This design comes from an exercise in tuning for small area and a short achievable clock period on the open sky130 flow, not from production work.
In this exercise RTL edits were held to simulation tests only and were not proved equivalent to the original.
Power and IR drop assume default switching activity.

==> flow/design.v <==
module mult_cell #(
    parameter MULTLEN_1 = 4,
    parameter MULTLEN_2 = 4
) (
    input                                    clk,
    input                                    rst_n,
    input                                    en,
    input      [MULTLEN_1 + MULTLEN_2 - 1:0] mult_1_i,    
    input      [            MULTLEN_2 - 1:0] mult_2_i,    
    input      [MULTLEN_1 + MULTLEN_2 - 1:0] mult_acci,
    output reg [MULTLEN_1 + MULTLEN_2 - 1:0] mult_1_o,
    output reg [MULTLEN_1 + MULTLEN_2 - 1:0] mult_2_o,
    output reg [MULTLEN_1 + MULTLEN_2 - 1:0] mult_acco,
    output reg                               rdy
);
  reg [MULTLEN_1 + MULTLEN_2 - 1:0] mult_acco_t;
  always @(*) begin
    mult_acco_t = mult_acci + mult_1_i;
  end
  always @(posedge clk or negedge rst_n) begin
    if (!rst_n) begin
      mult_1_o  <= 'd0;
      mult_2_o  <= 'd0;
      mult_acco <= 'd0;
      rdy       <= 0;
    end else if (en) begin
      mult_1_o <= mult_1_i << 1;
      mult_2_o <= mult_2_i >> 1;
      rdy      <= 1;
      if (mult_2_i[0]) begin
        mult_acco <= mult_acco_t;
      end else mult_acco <= mult_acci;
    end else begin
      mult_1_o  <= 'd0;
      mult_2_o  <= 'd0;
      mult_acco <= 'd0;
      rdy       <= 0;
    end
  end
endmodule
module mult_line #(
    parameter MULTLEN_1 = 16,   
    parameter MULTLEN_2 = 16    
) (
    input                                clk,
    input                                rst_n,
    input                                rdy,
    input  [              MULTLEN_1-1:0] mult_1,
    input  [              MULTLEN_2-1:0] mult_2,
    output [MULTLEN_1 + MULTLEN_2 - 1:0] dout,
    output                               valid
);
  wire [MULTLEN_1 + MULTLEN_2 - 1:0] mult1_t   [MULTLEN_2-1:0];
  wire [            MULTLEN_2 - 1:0] mult2_t   [MULTLEN_2-1:0];
  wire [MULTLEN_1 + MULTLEN_2 - 1:0] mult_acc_t[MULTLEN_2-1:0];
  wire [            MULTLEN_2 - 1:0] rdy_t;
  mult_cell #(
      .MULTLEN_1(MULTLEN_1),
      .MULTLEN_2(MULTLEN_2)
  ) mult_cell_dut (
      .clk      (clk),
      .rst_n    (rst_n),
      .en       (rdy),
      .mult_1_i ({{(MULTLEN_2) {1'b0}}, mult_1}),
      .mult_2_i (mult_2),
      .mult_acci({(MULTLEN_1 + MULTLEN_2) {1'b0}}),
      .mult_1_o (mult1_t[0]),
      .mult_2_o (mult2_t[0]),
      .mult_acco(mult_acc_t[0]),
      .rdy      (rdy_t[0])
  );
  genvar i;
  generate
    for (i = 1 ; i < MULTLEN_2; i = i + 1) begin : MULT_STEP
      mult_cell #(
          .MULTLEN_1(MULTLEN_1),
          .MULTLEN_2(MULTLEN_2)
      ) mult_cell_step (
          .clk      (clk),
          .rst_n    (rst_n),
          .en       (rdy_t[i-1]),
          .mult_1_i (mult1_t[i-1]),
          .mult_2_i (mult2_t[i-1]),
          .mult_acci(mult_acc_t[i-1]),
          .mult_1_o (mult1_t[i]),
          .mult_2_o (mult2_t[i]),
          .mult_acco(mult_acc_t[i]),
          .rdy      (rdy_t[i])
      );
    end
  endgenerate
  assign valid = rdy_t[MULTLEN_2-1];
  assign dout  = mult_acc_t[MULTLEN_2-1];
endmodule
==> flow/run.sh <==
#!/bin/bash
# synth_recipe.tcl (not shown) runs the flow's synth.tcl, then flattens the netlist and writes it again
# the make line also repeats each setting of config.mk as NAME=value (left out here)
make -C /OpenROAD-flow-scripts/flow DESIGN_CONFIG=/design/flow/config.mk WORK_HOME=/design/flow/orfs CLKGATE_MAP_FILE= SYNTH_SCRIPT=/design/flow/synth_recipe.tcl finish
==> flow/config.mk <==
export PLATFORM = sky130hd
export DESIGN_NAME = mult_line
export DESIGN_NICKNAME = mult_line
export VERILOG_FILES = /design/flow/design.v
export SDC_FILE = /design/flow/constraint.sdc
export NUM_CORES = 4
export LEC_CHECK = 0
export CAP_MARGIN = 20
export CORE_MARGIN = 2
export CORE_UTILIZATION = 40
export PLACE_DENSITY = 0.6
export SLEW_MARGIN = 20
==> flow/constraint.sdc <==
create_clock -name core_clock -period 3.0 [get_ports {clk}]
set_input_delay 0.6000 -clock core_clock [delete_from_list [all_inputs] [get_ports {clk}]]
set_output_delay 0.6000 -clock core_clock [all_outputs]
set_load 0.01 [all_outputs]
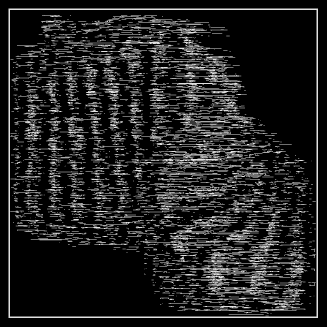
(metal 1)
Drawn at 1 px/µm.
longest straight run	52.9 µm
main direction	horizontal
nets with wire on the layer	3476
share of all routed wire	42%
met1 usage: 18.04%
Vias: 23450
WL final: 71.18 mm

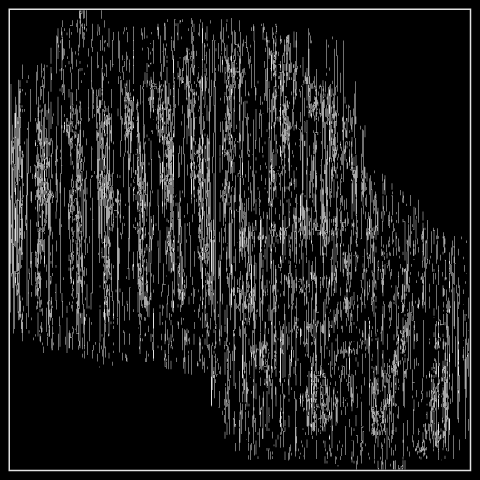
(signal wires on met2)
Drawn at 1.5 px/µm.
nets with wire on the layer	2908
wire length on this layer	37.1 mm
longest straight run	165 µm
share of all routed wire	52%
routing usage on met2: 28.57%

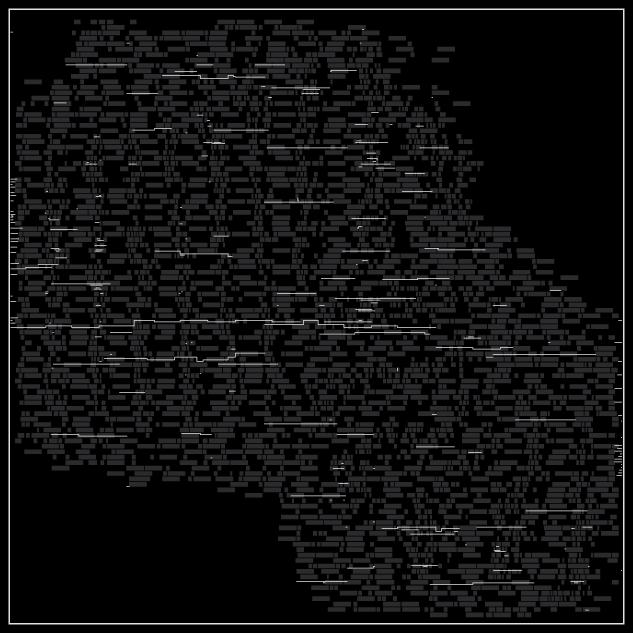
(metal 3)
Drawn at 2 px/µm.
wire length on this layer	2100 µm
share of all routed wire	3.0%
main direction	horizontal
met3 usage: 2.481%

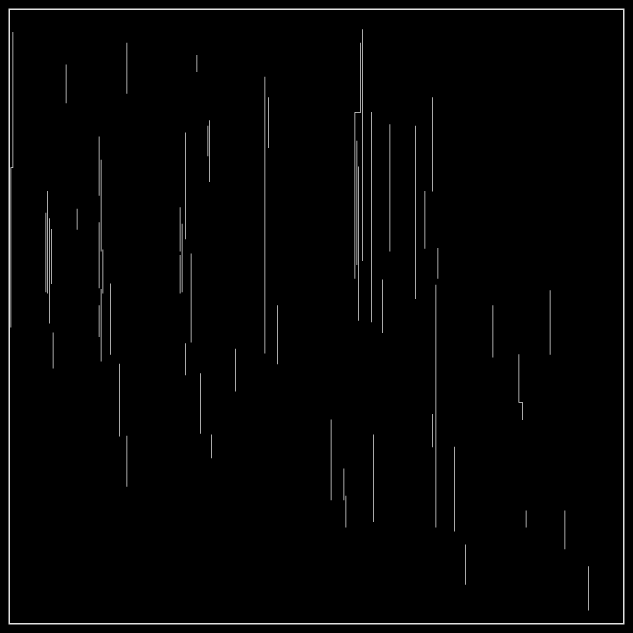
(met4 routing)
Drawn at 2 px/µm.
share of all routed wire	3.3%
wire length on this layer	2370 µm
longest straight run	138 µm
nets with wire on the layer	36

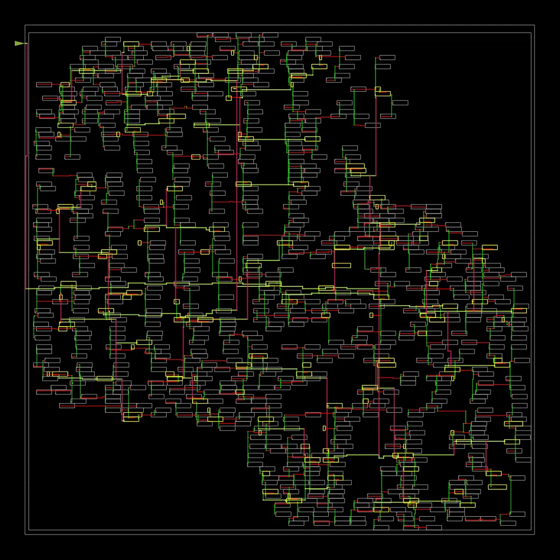
(clock wiring as the flow saved it)
total CTS buffers: 82
CTS sink cnt: 767
Clk. pwr: 10.3 mW
layout sequential cell count: 767

==> flow_summary_export.csv <==
group,metric,value,unit
synth,synth-edff-count,0,
cells_and_area,fin_util,46.09,%
cells_and_area,nets,3664,
floorplanning,fp-row-count,110,
placed_design,gp_congestion,0.8252,
floorplanning,taps,1176,
grt,grt_max_degree,92,
routing,route.detailed.wl_per_inst,15.42,µm
cells_and_area,stdcell_count,4616,
synth,syn_area,36620,µm²
power,power.net_switching,4.655,mW
min_path,hold_path.class,"flop to flop",
clock_tree,cts_hold_buf,1,
setup_path,crit_end,"MULT_STEP[1].mult_cell_step.mult_acco[15]$_DFF_PN0_",
cells_and_area,largest_register_ff_count,375,
timing,finalHoldWorstSlack,448.3,ps
setup_path,worstPathRequired,3520,ps
power,sequentialPower,10.6,mW
clock_tree,cts_resized,0,
clock_tree,cts_tree,"built",
power,power_frac_seq,48.8,%
timing,period_share,91.21,%
setup_path,r2r_cells,9,
synth,synth.net_count,3571,
cells_and_area,clkCellAreaFrac,6.668,%
clock_tree,post-cts-setup-buffers,0,
routing,drcViolationCount,0,
outcome,outcome,"timing/DRC/antenna clean",
grt,grt_pass1_wl,120.0,mm
power,pg_comb,0.778,mW
cells_and_area,multi_input_area,16760,µm²
cells_and_area,most-common-layout-cells,"dfrtp_1, and2_1, ha_1",
cells_and_area,clkbuf_count,119,
cells_and_area,multi_input_area_share,40.21,%
timing,setup_slack,263.8,ps
synth,synthAdderAreaFrac,8.987,%
cells_and_area,sh_seq_area,46.05,%
timing,max_freq,365.5,MHz
synth,syn_area_per_cell,11.16,µm²
placed_design,dp.cells,4466,
setup_path,crit_path_max_fanout,3,
power,leakagePower,20.44,nW
timing,setup_tns,0,ps
power,fin_total_pwr,21.62,mW
synth,syn_inst,3282,
cells_and_area,multi_input_cells,2339,
routing,first_pass_iters,5,
timing,maxSlewHeadroom,39.52,%
grt,grt_overflow,0,
cells_and_area,final-nonclk-buf-share,3.026,%
setup_path,crit-reg2reg-launch,"mult_cell_dut.mult_acco[1]$_DFF_PN0_",
cells_and_area,drive_above_1_share,6.395,%
synth,yosysSeqAreaShare,52.42,%
power,p_per_area,518.7,nW/µm²
power,vdd_drop_max,389.8,µV
power,pwr-share-comb,3.6,%
setup_path,crit_start,"mult_cell_dut.mult_acco[1]$_DFF_PN0_",
placed_design,dpl_cell_area,38890,µm²
synth,synth_top_family_by_area,"simple AND/OR/NAND/NOR gates",
floorplanning,die_w,306.6,µm
power,intPower,16.96,mW
floorplanning,core,90420,µm²
power,clockPowerShare,47.6,%
clock_tree,cts-htree-levels,3,
power,p_sw_share,21.54,%
cells_and_area,fillers,8260,
synth,ys_types,74,
grt,grt_pass1_vias,24230,
cells_and_area,final_area,41680,µm²
routing,viasPerCell,5.081,
synth,async_flop_share,100.0,%
synth,yosys_register_bits,767,
setup_path,reg2reg_slack,260,ps
synth,synthMuxAreaShare,3.202,%
placed_design,portBuffers,67,
timing,worst_slew_pin_slew,907.2,ps
setup_path,startpoint_type,"flop",
clock_tree,cts-root-buf,"clkbuf_16",
cells_and_area,area_delta_synth_final,13.82,%
cells_and_area,inv_count,57,
timing,rsz0062_at_grt,"no",
floorplanning,io_pins,68,
floorplanning,die_height,306.6,µm
power,top_power_group,"registers",
timing,drv_slew,0,
setup_path,rr_endpoint,"MULT_STEP[1].mult_cell_step.mult_acco[15]$_DFF_PN0_",
timing,finalSetupViolCount,0,
placed_design,place_ws,294.6,ps
timing,hold_viol,0,
min_path,min_from,"MULT_STEP[5].mult_cell_step.mult_2_o[1]$_DFF_PN0_",
flow_run,max-cap-violations,0,
clock_tree,clockBufferDepth,3,
cells_and_area,antenna_cells,0,
floorplanning,dieArea,93970,µm²
synth,ys_warn_count,2,
clock_tree,clkTransAtPathRegs,60,ps
grt,antenna_found_initial,1,
cells_and_area,layout_commonest_cell,"dfrtp_1",
synth,yosys.area_share.simple,18.68,%
routing,ant_nets,0,
cells_and_area,dominant-cell-class,"registers",
setup_path,worstSetupPathType,"flop to flop",
timing,skew,21.28,ps
routing,drt_iter0_drc,1184,
setup_path,cp-end-kind,"flop",
clock_tree,clk_latency,640,ps
timing,period_minus_slack,2736,ps
setup_path,crit_arrival,3250,ps
floorplanning,floorplan.initialDensity,40.49,%
min_path,hold_end,"MULT_STEP[6].mult_cell_step.mult_2_o[0]$_DFF_PN0_",
cells_and_area,nNonClkBuffers,128,
synth,synthXorXnorAreaFrac,3.181,%
synth,synth_compound_area_share,11.72,%
cells_and_area,seq_area,19190,µm²
placed_design,post-dp-hpwl,53.88,mm
cells_and_area,largest_register,"MULT_STEP.mult_cell_step.mult_acco",
synth,yosys_most_used_dff,"dfrtp_1",
cells_and_area,reg_top3,"MULT_STEP.mult_cell_step.mult_acco: 375 flops, MULT_STEP.mult_cell_step.mult_1_o: 224 flops, MULT_STEP.mult_cell_step.mult_2_o: 105 flops",
min_path,holdPathStages,1,
grt,track_usage,15.54,%
synth_stat cells, drive strengths merged, types with 23 or more instances:
library cell | count | area (µm²)
dfrtp | 767 | 19190
and2 | 499 | 3123
ha | 239 | 2990
a21oi | 155 | 775.7
nor2 | 151 | 569.3
nand2 | 150 | 563.0
nor2b | 125 | 782.0
o21ai | 117 | 585.6
mux2i | 116 | 1161
xnor2 | 106 | 928.4
clkbuf | 101 | 379.1
a21o | 78 | 585.6
inv | 57 | 214.0
nand3 | 56 | 280.3
a211oi | 48 | 390.4
and3 | 44 | 275.3
o21a | 41 | 307.8
o21bai | 31 | 232.7
xor2 | 27 | 236.5
nand4 | 24 | 150.1
nor3 | 23 | 135.1
metal layers:
metal	global-route usage, %	up-vias	routed length (µm)
li1	-	11640	-
met1	18.04	11360	29650
met2	28.57	320	37060
met3	2.481	134	2104
met4	6.099	0	2365
met5	0	-	0
worst max-delay path, stage by stage, from the launching register on:
cell and delay [ps]:
dfrtp_1 380, ha_1 230, fa_1 400, a21oi_1 210
o21ai_0 180, a31oi_1 400, o21ai_0 190, a21oi_1 270
nor4bb_1 90, a221o_1 260

-- separate check: timing with driven ports --
The results above use ideal ports. As a check the final layout listed here was re-extracted and re-timed, cells and wires unchanged. Step 1, drivers: a clkbuf_16 drives clk and a buf_2 each remaining input, both assumed. Step 2 times the ports against the registers' clock, not the clock port: input delays grow and output delays shrink by t, the midpoint of the rising clock arrivals with the driver on. Three values: ideal, step 1, step 2; two values: the first two.
t (ns): 0.703
slack for setup (ns): 0.264 / 0.264 / 0.264
worst setup path after step 2: register to register
worst slew at a driven data input, ns: 0.09
After both steps setup and hold are still met in this run. The setup slack of this run moves by 0.000 ns with the drivers and by 0.000 ns with both steps.
